Source: an optimization exercise on an open RTL-to-GDS flow (aim: small area, a short achievable clock period and few clock cycles per item). Production flows keep margins and buffers that such runs may drop.
Function was checked by simulation only, so behaviour that the tests miss may differ from the original.
Not every run is shown, and edits may drop behaviour that the tests do not exercise.

==> flow/design.v, too long to show whole: its modules and the start of the top module <==
// module karatsuba64: 12754 lines
// module k64_fa: 4 lines
// module k64_ha: 4 lines
// module k64_benc: 5 lines
// module k64_bsel: 7 lines
// module k64_pfx_n: 7 lines
// module k64_pfx_p: 7 lines
// module k64_gry_n: 6 lines
// module k64_gry_p: 6 lines
module karatsuba64 (
    input  logic         clk,
    input  logic         rst,
    input  logic         start,
    input  logic [63:0]  A,
    input  logic [63:0]  B,
    output logic [127:0] P,
    output logic         valid_out
);
  // ...
==> flow/flow/run.sh <==
#!/bin/bash
# The standard layout (standard.sh), with two changes to how it is
# made: the port buffers are buf_2 cells instead of the flow's default pick
# (a slow delay buffer), and timing repair aims 6.5 ns below the clock period
# (the SDC and its period are unchanged).
set -euo pipefail
bash standard.sh "BUFFER_PORTS_ARGS=-buffer_cell sky130_fd_sc_hd__buf_2" SETUP_SLACK_MARGIN=6.5 finish > standard.log 2>&1
==> flow/standard.sh <==
#!/bin/bash
# synth_recipe.tcl (not shown) runs the flow's synth.tcl, then flattens the netlist and writes it again
# the make line also repeats each setting of config.mk as NAME=value (left out here)
make -C /OpenROAD-flow-scripts/flow DESIGN_CONFIG=/design/flow/config.mk WORK_HOME=/design/flow/orfs CLKGATE_MAP_FILE= SYNTH_SCRIPT=/design/flow/synth_recipe.tcl "${@:-finish}"
==> flow/config.mk <==
export PLATFORM = sky130hd
export DESIGN_NAME = karatsuba64
export DESIGN_NICKNAME = karatsuba64
export VERILOG_FILES = /design/flow/design.v
export SDC_FILE = /design/flow/constraint.sdc
export NUM_CORES = 4
export LEC_CHECK = 0
export CAP_MARGIN = 20
export CORE_MARGIN = 2
export CORE_UTILIZATION = 40
export SLEW_MARGIN = 20
export SYNTH_HIERARCHICAL = 1
export SYNTH_MINIMUM_KEEP_SIZE = 0
==> flow/constraint.sdc <==
create_clock -name core_clock -period 14.0 [get_ports {clk}]
set_input_delay 2.8000 -clock core_clock [delete_from_list [all_inputs] [get_ports {clk}]]
set_output_delay 2.8000 -clock core_clock [all_outputs]
set_load 0.01 [all_outputs]
### Met1 routing, run 1

Drawn at 1 px/µm. Supply wires on this layer in grey. Cells faint in the background.
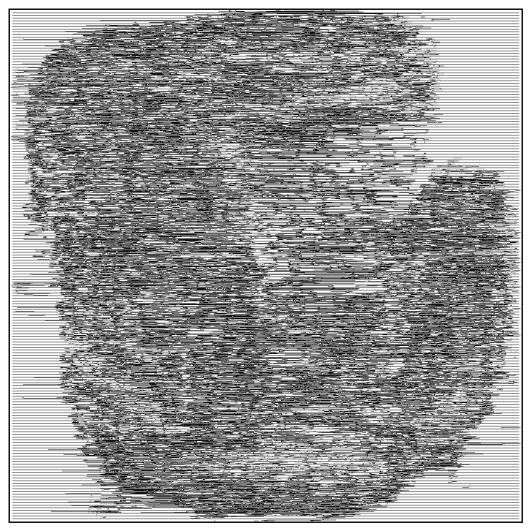
10848 nets have wire on it. The wires run mostly horizontal.

### Met2 routing, run 1

Drawn at 1 px/µm. Cells faint in the background.
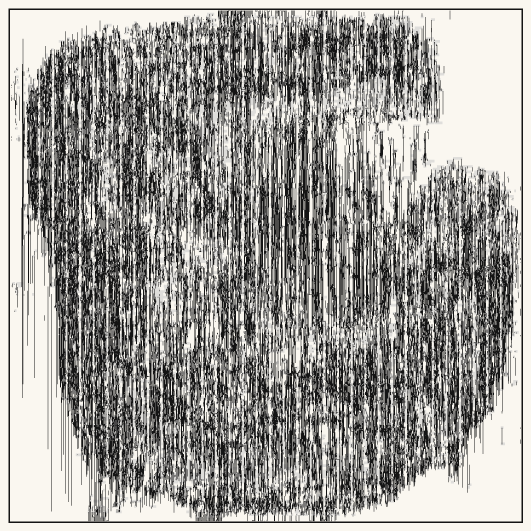
The layer holds 43% of the routed length. 10752 nets have wire on it.

### Met3 routing, run 1

Drawn at 1 px/µm.
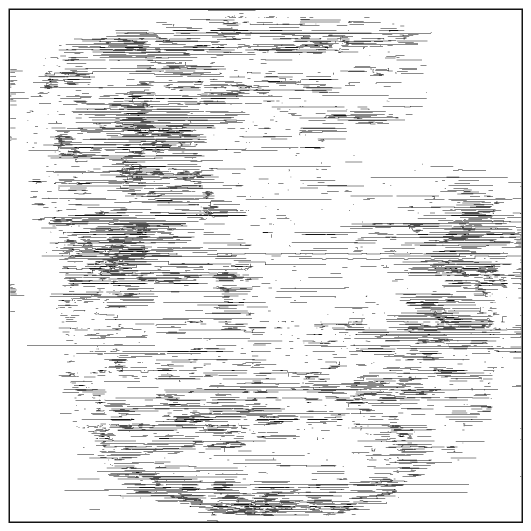
The layer holds 12% of the routed length. The longest straight run is 219 µm. The wires run mostly horizontal. 1716 nets have wire on it.

### Signal wires on met4, run 1

Drawn at 1 px/µm. Supply wires on this layer in grey.
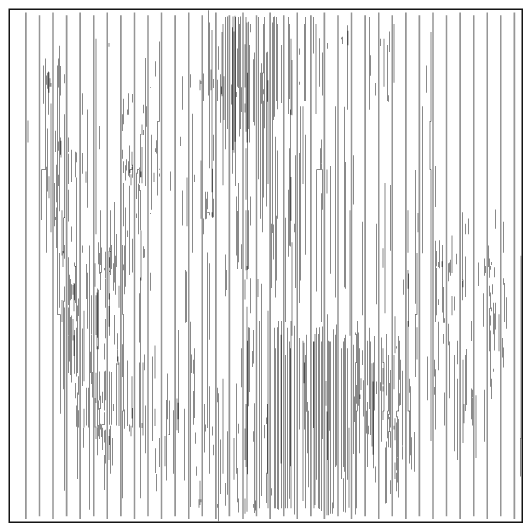
The longest straight run is 271 µm. 442 nets have wire on it. The wires run mostly vertical. The layer holds 6.9% of the routed length.
final WL: 493000 µm
total number of vias: 88300

==> impl_results.md, run 1 <==
- Outcome: timing/DRC/antenna clean
- CTS clk-pin slew, worst paths: 0.06 ns
- Kind of start point of the critical path: flop
- Vias in the first global route: about 92000
- Die span in y: 511 µm
- Syn Area/Cell: around 11 µm²
- Num CTS Buffers: 69
- First-pass GRT wire length: 700000 µm
- Initial antenna violation count: 15
- Final net count: 12100
- RSZ-0062 raised after global routing: yes
- Post-Route Utilization: 0.443
- Max Cap Viol: 0
- ANT nets after route: 0
- Final Hold Viols: 0
- DIE WIDTH: between 500 and 600 µm
- WHS: ~1.9 ns
- Final critical-path required period: 7.59 ns
- Max reg flops: 499
- Share of cells above drive strength 1: 0.153
- HPWL after DPL: ~380000 µm
- Crit-path max FO: 4
- DRC Markers: 0
- Syn Std Cell Area: 103000 µm²
- Initial core utilization: 0.402
- Slew headroom: 0.188
- CTS root buf: clkbuf_16
- Worst-margin pin slew: 1.22 ns
- Critical Path RT: 11.20 ns
- Vias per cell: 6.67
- Achievable Freq: 132 MHz
- Total GRT Usage: 0.370
- Layout area overhead: 10.2%
- CORE AREA: approximately 260000 µm²
- Design area: 114000 µm²
- IO Pins: 260
- CTS Sinks: 500
- Synth warnings: 7
- Total global routing overflow: 0
- Final RePlAce weighted congestion: 1.01
Testbench counts for the RTL of run 1, summed over its fixed seeds: cycles 1,200, items 1,200.
run 1: layout by cell type (no fill, tap or decap), types with 120 or more instances in the layout:
| cell | count |
|---|---|
| xnor2_1 | 2102 |
| a22oi_1 | 2048 |
| fa_1 | 1970 |
| dfxtp_1 | 499 |
| nand2_1 | 461 |
| buf_4 | 324 |
| o21ai_1 | 278 |
| a21oi_2 | 257 |
| buf_2 | 222 |
| nor2_1 | 201 |
| ha_1 | 194 |
| nand2b_1 | 128 |
| a21oi_1 | 120 |
run 1: routing by layer:
layer	vias up	global-route usage	wire length (µm)
li1	34000	-	-
met1	45900	0.479	186000
met2	7008	0.551	213000
met3	1338	0.107	59700
met4	14	0.212	34200
met5	-	0	83
run 1: critical path, cell delays in order (launching register included):
cell and delay (ns):
dfxtp_1 0.33, fa_1 0.57, fa_1 0.48, ha_1 0.43
nand2_1 0.15, nor2_1 0.29, nand2_1 0.19, nor2_1 0.36
a21oi_2 0.18, xnor2_1 0.82, buf_2 0.27
run 1: timing repair:
item                                    4_1_cts  5_1_grt
resized for setup                           334      175
hold buffers                                  0        0
pin swaps                                    18       17
buffers inserted                             17       13
endpoints found under the setup margin      166      156
run 1: stage by stage:
step	setup slack (ns)
3_5_place_dp	5.48
6_report	6.41
2_1_floorplan	7.30
3_3_place_gp	5.54
5_1_grt	6.40
4_1_cts	6.30
run 1: cell type report:
class,count,share of cell area
Inverter,65,0.00215
Sequential cell,500,0.0882
Tap cell,3384,0.0373
Clock buffer,93,0.0173
Multi-Input combinational cell,8576,0.816
Clock inverter,30,0.00285
Timing Repair Buffer,584,0.0362
Antenna cell,8,0.000176
## Run 2: large edit since run 1, in outline
flow/design.v: 12800 -> 12562 lines; modules unchanged: 8
  karatsuba64: edited, 12754 -> 12516 lines
==> flow/flow/run.sh (replaced) <==
#!/bin/bash
# The standard layout (standard.sh), with two changes to how it is
# made: the port buffers are buf_2 cells instead of the flow's default pick
# (a slow delay buffer), and timing repair aims 7.5 ns below the clock period
# (the SDC and its period are unchanged).
set -euo pipefail
bash standard.sh "BUFFER_PORTS_ARGS=-buffer_cell sky130_fd_sc_hd__buf_2" SETUP_SLACK_MARGIN=7.5 finish > standard.log 2>&1
### Met1 routing, run 2

Drawn at 1 px/µm. Supply wires on this layer in grey. Cells faint in the background.
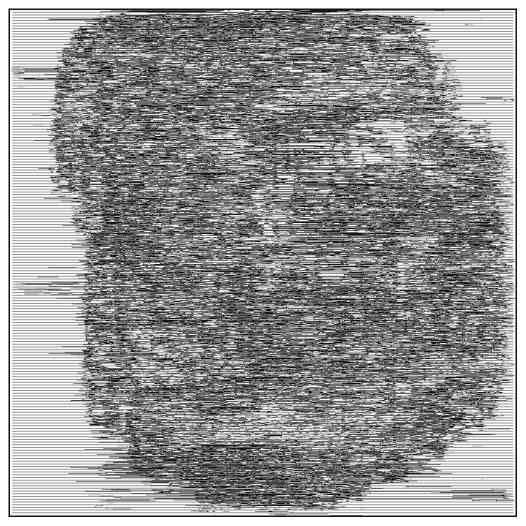
The layer carries 187 mm of wire. 11563 nets have wire on it.

### Met2 routing, run 2

Drawn at 1 px/µm. Cells faint in the background.
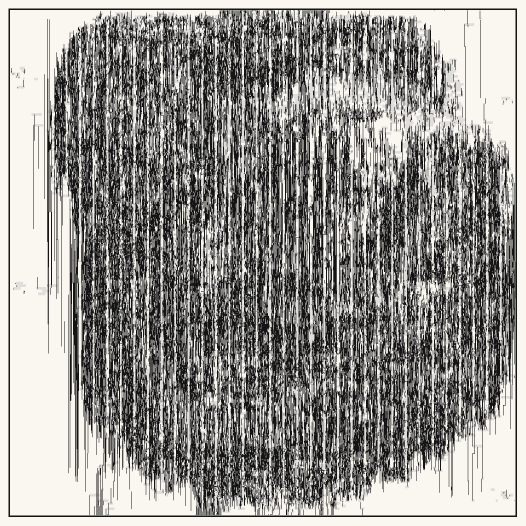
The layer carries 232 mm of wire. The layer holds 41% of the routed length. 11669 nets have wire on it. The wires run mostly vertical.

==> run 2 against run 1 <==
  * Still clean
  * Critical path depth rose by 1
  * Worst hold slack improved by 0.0061 ns
  * Synthesized area fell by 2.3%
  * Fmax rose by 14%
  * First-iteration DRC count rose by 31%
  * Wire length rose by 15%
  * Critical path type is now in -> reg
  * Largest cell class unchanged
==> impl_results.md, run 2 <==
- DIE WIDTH: 506 µm (was 511 µm)
- Initial antenna violation count: 25 (was 15)
- Outcome: timing/DRC/antenna clean (unchanged)
- Synth warnings: 7 (unchanged)
- Layout area overhead: 34.9% (was 10.2%)
- Syn Std Cell Area: 101000 µm² (was 103000 µm²)
- Slew headroom: 0.279 (was 0.188)
- Total number of vias: 96700 (was 88300)
- Final critical-path required period: 6.68 ns (was 7.59 ns)
- Post-Route Utilization: 0.542 (was 0.443)
- Die span in y: 506 µm (was 511 µm)
- Final WL: 565000 µm (was 493000 µm)
- CTS clk-pin slew, worst paths: 0.06 ns (about the same)
- Crit-path max FO: 50 (was 4)
- HPWL after DPL: 369000 µm (was 379000 µm)
- Total global routing overflow: 0 (unchanged)
- Worst-margin pin slew: 1.08 ns (was 1.22 ns)
- Vias per cell: 6.94 (was 6.67)
- Vias in the first global route: 97600 (was 91700)
- IO Pins: 260 (unchanged)
- CTS root buf: clkbuf_16 (unchanged)
- Num CTS Buffers: 52 (was 69)
- Critical Path RT: 14.64 ns (was 11.20 ns)
- First-pass GRT wire length: 768000 µm (was 700000 µm)
- RSZ-0062 raised after global routing: yes (unchanged)
- Max Cap Viol: 0 (unchanged)
- CTS Sinks: 381 (was 500)
- Post-Layout Cell Count: 13900 (was 13200)
- Initial core utilization: 0.401 (was 0.402)
- Most frequent cells in the layout: 2036 x xnor2_1, 1891 x a22oi_1, 1635 x fa_1, 711 x buf_4, 365 x dfxtp_1 (was 2102 x xnor2_1, 2048 x a22oi_1, 1970 x fa_1, 499 x dfxtp_1, 461 x nand2_1)
- Max reg flops: 380 (was 499)
- Design area: 136000 µm² (was 114000 µm²)
- Share of cells above drive strength 1: 0.353 (was 0.153)
- CORE AREA: 251000 µm² (was 256000 µm²)
- ANT nets after route: 0 (unchanged)
- Achievable Freq: 150 MHz (was 132 MHz)
Testbench counts for the RTL of run 2, summed over its fixed seeds: cycles 1,200, items 1,200.
## run 2: timing repair
item	CTS	global route
gates cloned	109	19
gates resized for setup	1996	920
hold buffers	0	0
pin swaps	456	571
setup buffers	568	300
endpoints found under the setup margin	412	249
## run 2: metal layers
metal	up-vias	GRT usage	part of all wire
met2	9459	0.604	0.41
met1	49000	0.501	0.33
met3	2671	0.181	0.16
met5	-	0.00582	0.00082
met4	27	0.314	0.10
li1	35500	-	-
## run 2: cell type report
cell class / instances / share of cell area
repair buffers: 1421 / 0.132
flip-flops and latches: 381 / 0.0564
diodes: 10 / 0.000184
multi-input cells: 8610 / 0.764
inverters: 65 / 0.00180
well taps: 3348 / 0.0309
clock inverters: 34 / 0.00394
clock buffers: 63 / 0.0103
## run 2: through the flow
| stage | hold WS (ns) | setup WS [ns] |
|---|---|---|
| final | 1.92 | 7.32 |
| after global routing | 1.92 | 7.31 |
| after CTS | 1.89 | 7.40 |
| after detailed placement | 2.64 | 5.31 |
| after global placement | 2.64 | 5.32 |
| after floorplan | 2.53 | 7.23 |
## run 2: critical path, cell delays in order
cell     delay [ns]
buf_4          0.29
buf_12         0.34
a22oi_1        0.17
xnor2_1        0.19
fa_1           0.47
fa_1           0.52
fa_2           0.38
fa_1           0.59
fa_1           0.48
fa_2           0.37
fa_2           0.52
==> run 2 -> run 3 <==
==> flow/flow/run.sh (replaced) <==
#!/bin/bash
# The standard layout (standard.sh), with two changes to how it is
# made: the port buffers are buf_2 cells instead of the flow's default pick
# (a slow delay buffer), and timing repair aims 7 ns below the clock period
# (the SDC and its period are unchanged).
set -euo pipefail
bash standard.sh "BUFFER_PORTS_ARGS=-buffer_cell sky130_fd_sc_hd__buf_2" SETUP_SLACK_MARGIN=7.0 finish > standard.log 2>&1
--- a/flow/config.mk
+++ b/flow/config.mk
@@ -7,7 +7,7 @@
 export LEC_CHECK = 0
 export CAP_MARGIN = 20
 export CORE_MARGIN = 2
-export CORE_UTILIZATION = 40
+export CORE_UTILIZATION = 55
 export SLEW_MARGIN = 20
 export SYNTH_HIERARCHICAL = 1
 export SYNTH_MINIMUM_KEEP_SIZE = 0
### Met2 routing, run 3

Drawn at 1 px/µm. Cells faint in the background.
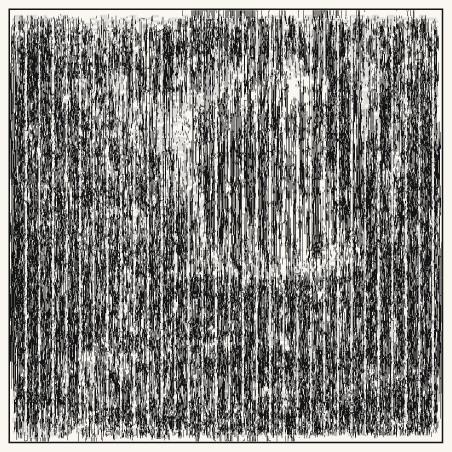
The layer carries 201 mm of wire. 10715 nets have wire on it. The layer holds 41% of the routed length. The longest straight run is 227 µm.
final WL: 487000 µm
total number of vias: 90000

### Met3 routing, run 3

Drawn at 1 px/µm.
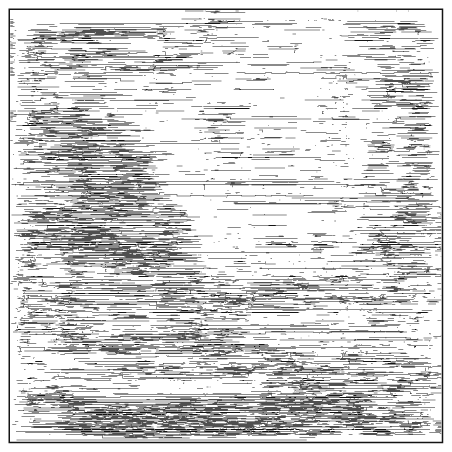
The layer holds 15% of the routed length. 2043 nets have wire on it. The longest straight run is 290 µm. The layer carries 72.2 mm of wire.

==> run 3 against run 2 <==
  * Worst hold slack worse by 0.0017 ns
  * Non-clock buffer count down 707
  * Flip-flop and latch count unchanged
  * Synthesized area unchanged
  * First-iteration DRC count down 13%
  * Sequential share of layout area increased by 1.1 points
  * Worst setup slack got worse by 0.64 ns
==> impl_results.md, run 3 <==
- Outcome: timing/DRC/antenna clean (unchanged)
- Arrival time worst endpoint: 4.52 ns (was 7.32 ns)
- Post-Layout Cell Count: 12200 (was 13900)
- CTS Sinks: 381 (unchanged)
- Crit-path max FO: 4 (was 50)
- Most common cell after layout, fill and taps aside: xnor2_1 (unchanged)
- Most frequent cells in the layout: 2120 x xnor2_1, 2048 x a22oi_1, 1974 x fa_1, 461 x nand2_1, 380 x dfxtp_1 (was 2036 x xnor2_1, 1891 x a22oi_1, 1635 x fa_1, 711 x buf_4, 365 x dfxtp_1)
- Final Hold Viols: 0 (unchanged)
- IO Pins: 260 (unchanged)
- Max reg flops: 380 (unchanged)
- HPWL after DPL: 351000 µm (was 369000 µm)
- ANT nets after route: 0 (unchanged)
- Kind of start point of the critical path: flop (was input port)
- Max Cap Viol: 0 (unchanged)
- TNS Setup: 0 ns (unchanged)
- Slew headroom: 0.0993 (was 0.279)
- Initial core utilization: 0.555 (was 0.401)
- RSZ-0062 raised after global routing: yes (unchanged)
- Critical Path RT: 11.20 ns (was 14.64 ns)
- Final RePlAce weighted congestion: 1.06 (was 1.04)
- Total GRT Usage: 0.509 (was 0.422)
- Syn Std Cell Area: 101000 µm² (unchanged)
- First-pass GRT wire length: 679000 µm (was 768000 µm)
- DRC Markers: 0 (unchanged)
- Num CTS Buffers: 50 (was 52)
- Design area: 113000 µm² (was 136000 µm²)
- Synth warnings: 7 (unchanged)
- Achievable Freq: 137 MHz (was 150 MHz)
- CTS clk-pin slew, worst paths: 0.06 ns (about the same)
- Layout area overhead: 12.2% (was 34.9%)
- Share of cells above drive strength 1: 0.156 (was 0.353)
- Post-Route Utilization: 0.622 (was 0.542)
- CORE AREA: 181000 µm² (was 251000 µm²)
- Final net count: 12100 (was 12900)
- CTS root buf: clkbuf_16 (unchanged)
- Total global routing overflow: 0 (unchanged)
- Worst-margin pin slew: 1.35 ns (was 1.08 ns)
- Die span in y: 432 µm (was 506 µm)
- DIE WIDTH: 432 µm (was 506 µm)
- Final critical-path required period: 7.32 ns (was 6.68 ns)
- Vias in the first global route: 91900 (was 97600)
- CP Capture Type: output pin (was flop)
- Syn Area/Cell: 10.5 µm² (unchanged)
==> run 3: changes by cell type in the layout (fill, tap and decap cells not counted), moves of 157 or more <==
cell,delta
a21oi_4,-170
a22oi_1,+157
a22oi_2,-157
buf_4,-425
fa_1,+339
fa_2,-339
nand2_1,+204
nand2_2,-172
nor2_1,+180
nor2_4,-162
o21ai_1,+184
==> run 3: repair_timing <==
action	CTS	global route
hold endpoints to repair	0	0
hold buffers	0	0
setup buffers	111	71
pin swaps	54	50
gates resized for setup	443	312
setup endpoints to repair	345	226
gates cloned	20	15
==> run 3: worst max-delay path, cell delays in order (launching register included) <==
cell and delay, ns:
dfxtp_1 0.32, fa_1 0.55, ha_1 0.48, nand2_1 0.15, nor2_2 0.32, nand2_1 0.23
nor2_1 0.25, nand2_1 0.17, o21ai_4 0.29, xor2_2 0.73, buf_2 0.27
==> run 3: cell type report <==
cell class / instances / area (µm²) / share of cell area
well taps: 2370 / 2970 / 0.0263
repair buffers: 714 / 7260 / 0.0643
clock inverters: 29 / 383 / 0.00339
multi-input cells: 8592 / 93000 / 0.824
inverters: 65 / 244 / 0.00216
diodes: 12 / 30.0 / 0.000266
flip-flops and latches: 381 / 7630 / 0.0676
clock buffers: 61 / 1340 / 0.0119
==> run 3: through the flow <==
| stage | hold WS [ns] | setup WS [ns] |
|---|---|---|
| 2_1_floorplan | 2.53 | 6.99 |
| 3_3_place_gp | 2.63 | 5.44 |
| 3_5_place_dp | 2.64 | 5.38 |
| 4_1_cts | 1.90 | 6.89 |
| 5_1_grt | 1.92 | 6.75 |
| 6_report | 1.92 | 6.68 |
==> run 3: routing by layer <==
metal	vias to the layer above	GRT usage	part of all wire
met5	-	0.0107	0.00067
met3	2198	0.192	0.15
li1	34000	-	-
met1	45400	0.617	0.34
met4	14	0.389	0.10
met2	8452	0.731	0.41
==> run 4: too many edits to list; what changed since run 3 <==
flow/design.v: 12562 -> 12696 lines; modules unchanged: 8
  karatsuba64: edited, 12516 -> 12645 lines
  k64_pg: new, 5 lines
==> module k64_pg as of run 4 <==
module k64_pg (input logic x, y, output logic gn, tn, p);
    assign gn = ~(x & y);
    assign tn = ~(x | y);
    assign p  = x ^ y;
endmodule
### Clock routing, run 4

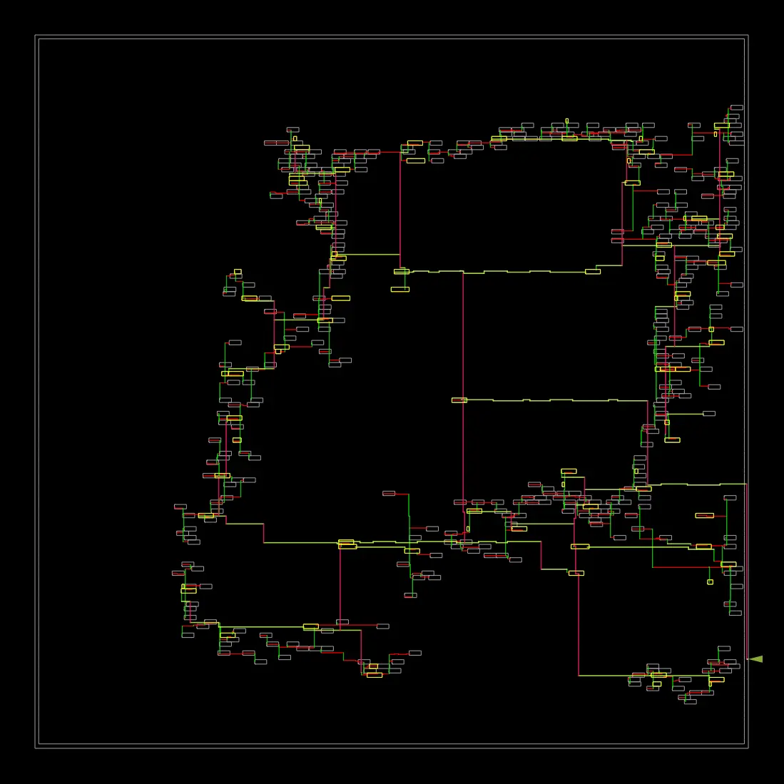
Num CTS Buffers: 47
final sequential cell count: 381
clock buffers: 60

### Met2 routing, run 4

Drawn at 1 px/µm. Cells faint in the background.
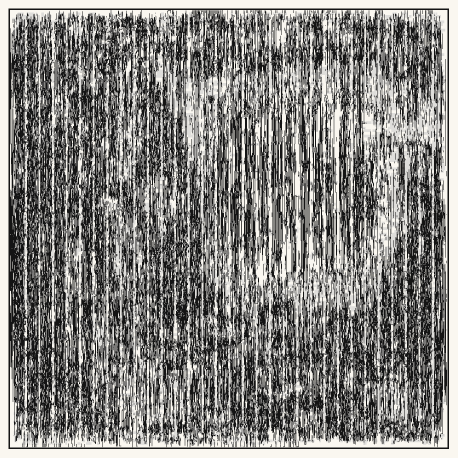
The longest straight run is 141 µm. 11261 nets have wire on it. The layer holds 40% of the routed length. The wires run mostly vertical.

==> run 4 against run 3 <==
  * Global-route usage rose by 0.17 points
  * Non-clock buffer count grew 83
  * Flip-flop and latch count stayed put
  * Worst setup slack improved by 0.23 ns
  * Worst hold slack gained 0.021 ns
  * Die area is 2.7% higher
  * Via count rose by 3.8%
  * Highest routed layer unchanged
==> impl_results.md, run 4 <==
- TNS Setup: 0 ns (unchanged)
- IO Pins: 260 (unchanged)
- Syn Area/Cell: 10.3 µm² (was 10.5 µm²)
- CP Capture Type: flop (was output pin)
- FF/Latch Area: 7630 µm² (unchanged)
- CORE AREA: 187000 µm² (was 181000 µm²)
- Slew headroom: 0.130 (was 0.0993)
- Max reg flops: 380 (unchanged)
- First-pass GRT wire length: 700000 µm (was 679000 µm)
- Layout area overhead: 13.4% (was 12.2%)
- Total GRT Usage: 0.511 (was 0.509)
- Area of the multi-input gates: 94500 µm² (was 93000 µm²)
- Max Cap Viol: 0 (unchanged)
- DRC Markers: 0 (unchanged)
- Outcome: timing/DRC/antenna clean (unchanged)
- Metal3 WL: 83600 µm (was 72200 µm)
- Die span in y: 438 µm (was 432 µm)
- Final WL: 506000 µm (was 487000 µm)
- Arrival time worst endpoint: 7.68 ns (was 4.52 ns)
- Final net count: 12900 (was 12100)
- Initial core utilization: 0.552 (was 0.555)
- Synth warnings: 7 (unchanged)
- Initial antenna violation count: 19 (was 20)
Testbench counts for the RTL of run 4, summed over its fixed seeds: cycles 1,200, items 1,200.
==> run 4: critical path: stages <==
cell and delay (ns):
buf_6 0.31, buf_6 0.52, xor2_4 0.68, a22oi_1 0.24
xnor2_1 0.27, fa_1 0.51, fa_1 0.55, fa_1 0.60
fa_1 0.51, fa_1 0.67
==> run 4: per-layer routing <==
layer  global-route usage  vias up
li1                     -    35300
met2                0.715     8912
met4                0.309       32
met3                0.239     2186
met5               0.0164        -
met1                0.636    47000
==> run 4: what timing repair did <==
item                                    CTS  global route
resized for setup                       536           297
setup buffers                           144           112
cloned                                   36            27
hold buffers                              0             0
pin swaps                                68            55
endpoints found under the setup margin  333           207
==> run 4: area by class of cell <==
type / instances / share of cell area
diodes: 13 / 0.000277
clock buffers: 60 / 0.0109
clock inverters: 21 / 0.00288
inverters: 446 / 0.0143
multi-input cells: 8725 / 0.806
flip-flops and latches: 381 / 0.0651
well taps: 2495 / 0.0266
repair buffers: 797 / 0.0738
==> run 4: metrics by stage <==
step                      area (µm²)  std cells
final                         117000      12900
after detailed placement      107000      12500
after CTS                     114000      12800
after floorplan               104000      10200
after global placement        107000      12500
after global routing          117000      12900
## Run 5: large edit since run 4, in outline
flow/design.v: 12696 -> 12440 lines; modules unchanged: 9
  karatsuba64: edited, 12645 -> 12389 lines
### Clock routing, run 5

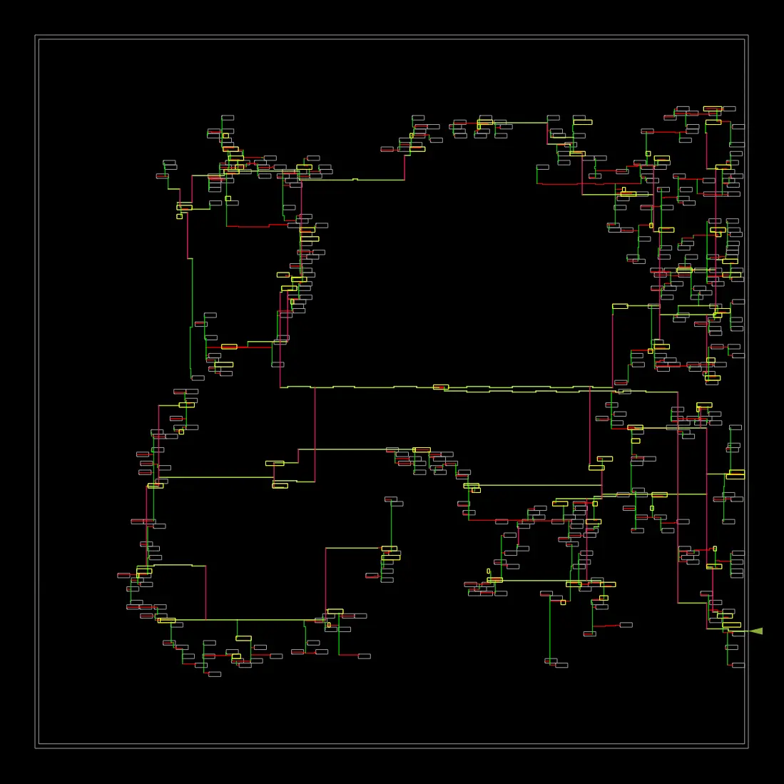
CTS Sinks: 381

### Met3 routing, run 5

Drawn at 1 px/µm.
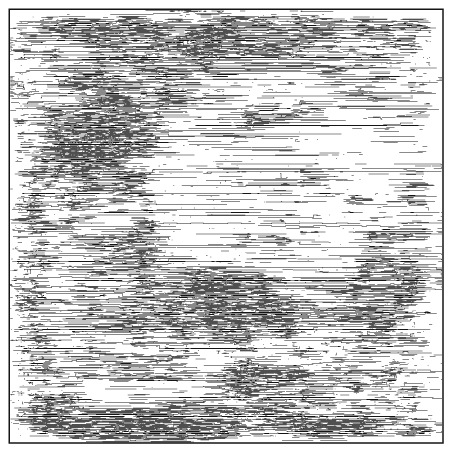
1999 nets have wire on it. The layer carries 95.3 mm of wire. The wires run mostly horizontal.

==> run 5 against run 4 <==
  * Still clean on timing, DRC and antenna
  * Flip-flop and latch count is the same
  * Wire length up 5.7%
  * Synthesized cell count down 3.2%
==> impl_results.md, run 5 <==
- Setup WS post-layout: 6.88 ns (was 6.91 ns)
- Outcome: timing/DRC/antenna clean (unchanged)
- FF/Latch Area: 7630 µm² (unchanged)
- Slowest-stage cell, CP: xnor2_2 (was xor2_4)
- WHS: 1.96 ns (was 1.94 ns)
- CTS clk-pin slew, worst paths: 0.06 ns (about the same)
- Vias per cell: 7.66 (was 7.22)
- Max Cap Viol: 0 (unchanged)
- Achievable Freq: 141 MHz (about the same)
- Total GRT Usage: 0.560 (was 0.511)
- WP buf/inv: 2 (unchanged)
- CP max stage delay: 0.67 ns (was 0.68 ns)
- Kind of start point of the critical path: flop (was input port)
- Final RePlAce weighted congestion: 1.08 (was 1.05)
- CTS root buf: clkbuf_16 (unchanged)
- DIE WIDTH: 432 µm (was 438 µm)
- Area of the multi-input gates: 91900 µm² (was 94500 µm²)
- Dpl ws: 5.05 ns (was 5.06 ns)
- ANT nets after route: 0 (unchanged)
- Worst path cell trace: fa_1, inv_1, ha_1, nor2_1, nand2_1, nor2_1, a21oi_4, o21ai_2, a21oi_2, xnor2_2, buf_2 (was buf_6, buf_6, xor2_4, a22oi_1, xnor2_1, fa_1, fa_1, fa_1, fa_1, fa_1)
- Critical Path RT: 11.20 ns (was 14.59 ns)
- Critical Path Stages: 11 (was 10)
- RSZ-0062 raised after global routing: yes (unchanged)
- DRC Markers: 0 (unchanged)
- Syn Std Cell Area: 101000 µm² (was 103000 µm²)
- Total number of vias: 95200 (was 93500)
- Final net count: 12400 (was 12900)
- Die span in y: 432 µm (was 438 µm)
- Num CTS Buffers: 47 (unchanged)
- Most frequent cells in the layout: 2097 x xnor2_1, 2019 x a22oi_1, 1950 x fa_1, 444 x inv_1, 380 x dfxtp_1 (was 2093 x xnor2_1, 2047 x a22oi_1, 1965 x fa_1, 445 x inv_1, 412 x nand2_1)
- Most common cell after layout, fill and taps aside: xnor2_1 (unchanged)
- Final critical-path required period: 7.12 ns (was 7.09 ns)
- Final WL: 535000 µm (was 506000 µm)
- Crit-path max FO: 4 (was 30)
- Initial antenna violation count: 32 (was 19)
- Final Hold Viols: 0 (unchanged)
- Slew headroom: 0.136 (was 0.130)
- Layout area overhead: 12.0% (was 13.4%)
- IO Pins: 260 (unchanged)
- Top Family by Delay on Critical Path: adder cells (unchanged)
- CP Capture Type: output pin (was flop)
- Arrival time worst endpoint: 4.32 ns (was 7.68 ns)
- First-pass GRT wire length: 735000 µm (was 700000 µm)
- Synth warnings: 7 (unchanged)
- TNS Setup: 0 ns (unchanged)
- Initial core utilization: 0.552 (about the same)
- Vias in the first global route: 98500 (was 94500)
- Syn Area/Cell: 10.4 µm² (was 10.3 µm²)
Testbench counts for the RTL of run 5, summed over its fixed seeds: cycles 1,200, items 1,200.
-- run 5: final cells by class --
| type | instances | share of cell area |
|---|---|---|
| multi-input combinational | 8444 | 0.813 |
| sequential | 381 | 0.0675 |
| timing repair buffer | 655 | 0.0628 |
| tap | 2385 | 0.0264 |
| inverter | 446 | 0.0149 |
| clock buffer | 61 | 0.0117 |
| clock inverter | 26 | 0.00352 |
| antenna | 23 | 0.000509 |
-- run 5: timing repair --
item                                    4_1_cts  5_1_grt
resized for setup                           432      303
hold buffers                                  0        0
endpoints found under the setup margin      322      186
pin swaps                                    20       35
gates cloned                                 23       14
setup buffers                                29       56
-- run 5: stage by stage --
stage                     std cells  area, µm²
after global placement        12200     106000
after detailed placement      12200     106000
final                         12400     113000
after floorplan                9851     103000
after CTS                     12300     111000
after global routing          12400     113000
-- run 5: layer usage --
layer | share of wire | wire length (µm) | up-vias | track usage
met3 | 0.18 | 95300 | 3463 | 0.316
met5 | 0.0017 | 892 | - | 0.0403
met4 | 0.11 | 56800 | 41 | 0.450
li1 | - | - | 34000 | -
met2 | 0.39 | 207000 | 10500 | 0.746
met1 | 0.33 | 175000 | 47200 | 0.649
--- run 6: outline of the changes from run 5 ---
flow/design.v: 12440 -> 12954 lines; modules unchanged: 6
  karatsuba64: edited, 12389 -> 12900 lines
  k64_gt: new, 4 lines
  k64_px: new, 3 lines
  k64_benc: edited, 5 -> 6 lines
  k64_bsel: edited, 7 -> 7 lines
  removed: k64_pg
==> module k64_benc as of run 6 <==
module k64_benc (input logic b2, b1, b0, output logic one, one_n, t, neg);
    assign one   = b1 ^ b0;
    assign one_n = ~(b1 ^ b0);
    assign t     = b2 ^ b1;
    assign neg   = b2;
endmodule
==> module k64_px as of run 6 <==
module k64_px (input logic x, y, output logic p);
    assign p = x ^ y;
endmodule
==> module k64_bsel as of run 6 <==
module k64_bsel #(parameter W = 4) (
    input  logic         one, one_n, t, neg,
    input  logic [W:0]   a,
    output logic [W-1:0] p
);
    assign p = (({W{one}} & a[W:1]) | ({W{one_n}} & {W{t}} & a[W-1:0])) ^ {W{neg}};
endmodule
==> module k64_gt as of run 6 <==
module k64_gt (input logic x, y, output logic gn, tn);
    assign gn = ~(x & y);
    assign tn = ~(x | y);
endmodule
==> flow/flow/run.sh (replaced) <==
#!/bin/bash
# The standard layout (standard.sh), with two changes to how it is
# made: the port buffers are buf_2 cells instead of the flow's default pick
# (a slow delay buffer), and timing repair aims 7.2 ns below the clock period
# (the SDC and its period are unchanged).
set -euo pipefail
bash standard.sh "BUFFER_PORTS_ARGS=-buffer_cell sky130_fd_sc_hd__buf_2" SETUP_SLACK_MARGIN=7.2 finish > standard.log 2>&1
### Clock routing, run 6

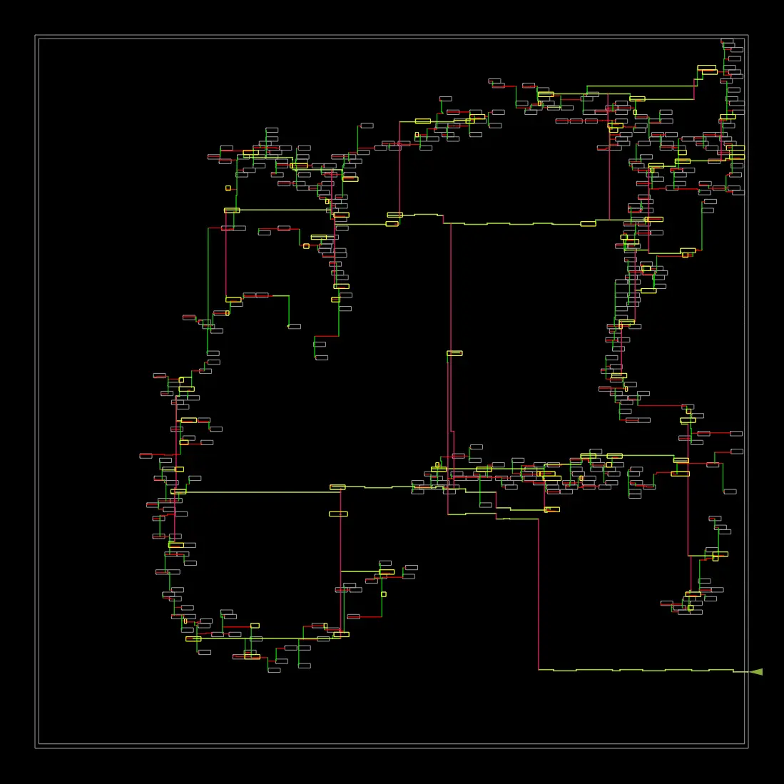
Num CTS Buffers: 46
clock buffers: 59

### Met1 routing, run 6

Drawn at 1 px/µm. Supply wires on this layer in grey. Cells faint in the background.
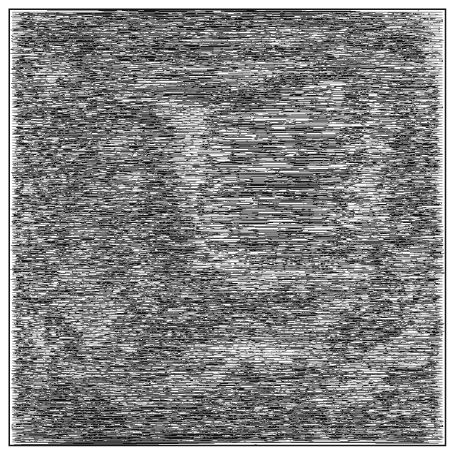
The wires run mostly horizontal. 11287 nets have wire on it. The layer carries 176 mm of wire. The longest straight run is 196 µm.

==> run 6 against run 5 <==
  * Global-route usage down 3.3 points
  * Synthesized area increased by 1.1%
  * Non-clock buffer count is 318 higher
  * Die area rose by 1.1%
  * Fmax grew 2.5%
==> impl_results.md, run 6 <==
- Area of the multi-input gates: 97100 µm² (was 91900 µm²)
- IO Pins: 260 (unchanged)
- Total global routing overflow: 0 (unchanged)
- FF/Latch Area: 7630 µm² (unchanged)
- Vias per cell: 7.73 (was 7.66)
- Critical Path RT: 14.54 ns (was 11.20 ns)
- TNS Setup: 0 ns (unchanged)
- Initial antenna violation count: 15 (was 32)
- Final critical-path required period: 6.94 ns (was 7.12 ns)
- Total GRT Usage: 0.527 (was 0.560)
- Outcome: timing/DRC/antenna clean (unchanged)
- Share of cells above drive strength 1: 0.171 (was 0.139)
- Vias in the first global route: 96700 (was 98500)
- Slew headroom: 0.170 (was 0.136)
- CTS Hold Bufs: 0 (unchanged)
- Final WL: 520000 µm (was 535000 µm)
- Final RePlAce weighted congestion: 1.07 (was 1.08)
- HPWL after DPL: 376000 µm (was 353000 µm)
- CTS root buf: clkbuf_16 (unchanged)
- DRC Markers: 0 (unchanged)
- WHS: 1.96 ns (about the same)
- Most common cell after layout, fill and taps aside: xnor2_1 (unchanged)
- CP Capture Type: flop (was output pin)
- Die span in y: 435 µm (was 432 µm)
- CORE AREA: 185000 µm² (was 183000 µm²)
- Post-Route Utilization: 0.651 (was 0.619)
- Syn Std Cell Area: 102000 µm² (was 101000 µm²)
- Initial core utilization: 0.552 (about the same)
Testbench counts for the RTL of run 6, summed over its fixed seeds: cycles 1,200, items 1,200.
[run 6: stage by stage]
step / setup WS, ns / area [µm²] / cells
4_1_cts: 7.12 / 116000 / 12500
2_1_floorplan: 7.19 / 104000 / 9790
5_1_grt: 7.06 / 120000 / 12700
3_3_place_gp: 5.01 / 108000 / 12200
6_report: 7.06 / 120000 / 12700
3_5_place_dp: 5.13 / 108000 / 12200
[run 6: timing repair]
item | 4_1_cts | 5_1_grt
gates resized for setup | 620 | 403
gates cloned | 36 | 32
endpoints found under the setup margin | 347 | 205
pin swaps | 58 | 72
buffers inserted | 152 | 183
[run 6: routing by layer]
layer / vias up / share of wire / global-route usage
met2: 9762 / 0.39 / 0.720
met5: - / 0.0016 / 0.0202
met1: 49100 / 0.34 / 0.650
li1: 36600 / - / -
met4: 34 / 0.10 / 0.378
met3: 2761 / 0.17 / 0.245
[run 6: area by class of cell]
class                   count  share of cell area
diodes                      7            0.000146
clock inverters            26             0.00254
multi-input cells        8717               0.807
repair buffers            973              0.0880
clock buffers              59              0.0106
well taps                2480              0.0258
flip-flops and latches    381              0.0635
inverters                  66             0.00206
[run 6: critical path, cell delays in order]
cell and delay, ns:
buf_4 0.32, buf_6 0.47, a32oi_1 0.25, xnor2_2 0.56, fa_1 0.57, fa_1 0.53, fa_1 0.48, fa_1 0.46
fa_1 0.56, fa_1 0.42

==> screenshots <==
Met1 routing.
Drawn at 1 px/µm. Supply wires on this layer in grey. Cells faint in the background.
Plate I
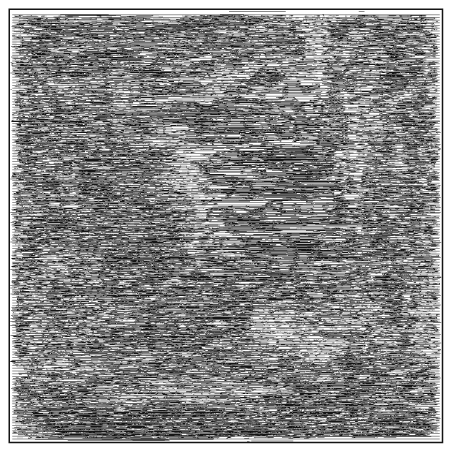
Plate II
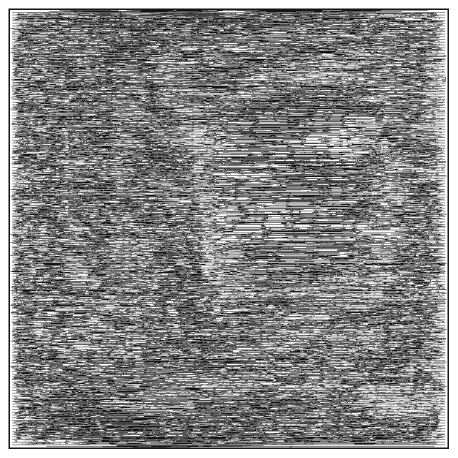
Plate II is run 4.
Plate I is run 3.


==> notes/layouts.md <==
Pictures saved along the way, in no particular order.

Met3 routing.
Drawn at 1 px/µm.
panel A
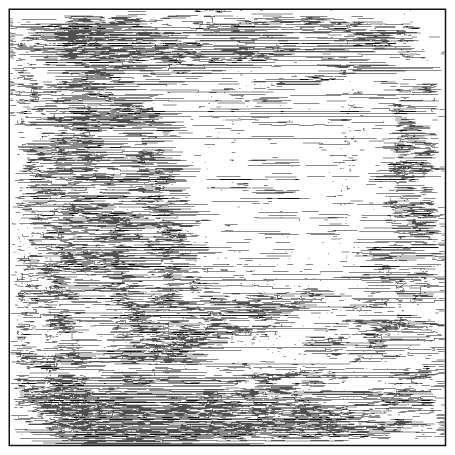
panel B
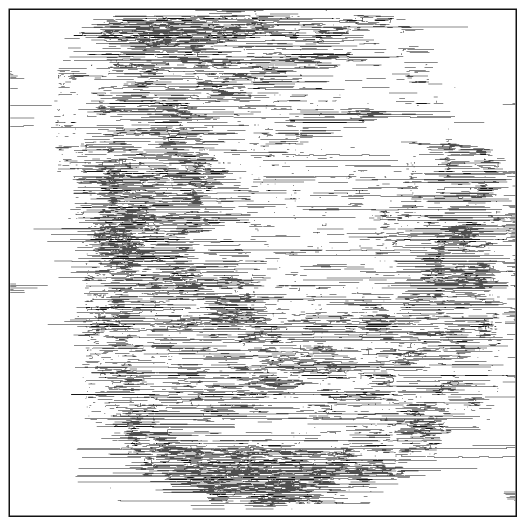
Run 2 is panel B.
Run 6 is panel A.

[port drivers added, routing unchanged]
In the flow no input, the clock included, has a driving cell. The finished layouts below were timed again as built, in two steps. Step 1 (the two cells are an assumption about what drives the block):
set clk [get_ports {clk}]
set_driving_cell -lib_cell sky130_fd_sc_hd__clkbuf_16 $clk
set_driving_cell -lib_cell sky130_fd_sc_hd__buf_2 [delete_from_list [all_inputs] $clk]
Step 2 adds t to the input delays and takes it off the output delays; t is the mean of the earliest and latest rising clock arrival at the registers after step 1. Input paths then give back, and output paths get back, about the clock's delay inside the block. a / b / c = ideal / step 1 / step 2; a / b = the first two.
run	t (ns)	slack for setup (ns)	slew at the worst register clock pin (ns)
run 1	0.802	6.410 / 6.316 / 5.762	0.07 / 0.07
run 2	0.794	7.316 / 7.042 / 6.247	0.08 / 0.08
run 3	0.783	6.678 / 6.589 / 6.004	0.08 / 0.08
run 4	0.750	6.910 / 6.753 / 6.003	0.07 / 0.07
run 5	0.752	6.884 / 6.747 / 5.996	0.08 / 0.08
run 6	0.752	7.056 / 6.727 / 5.975	0.07 / 0.07
After both steps every run listed still meets setup and hold. For run 6, which loses most, drivers alone change the setup slack by -0.329 ns; drivers and shift together by -1.081 ns.
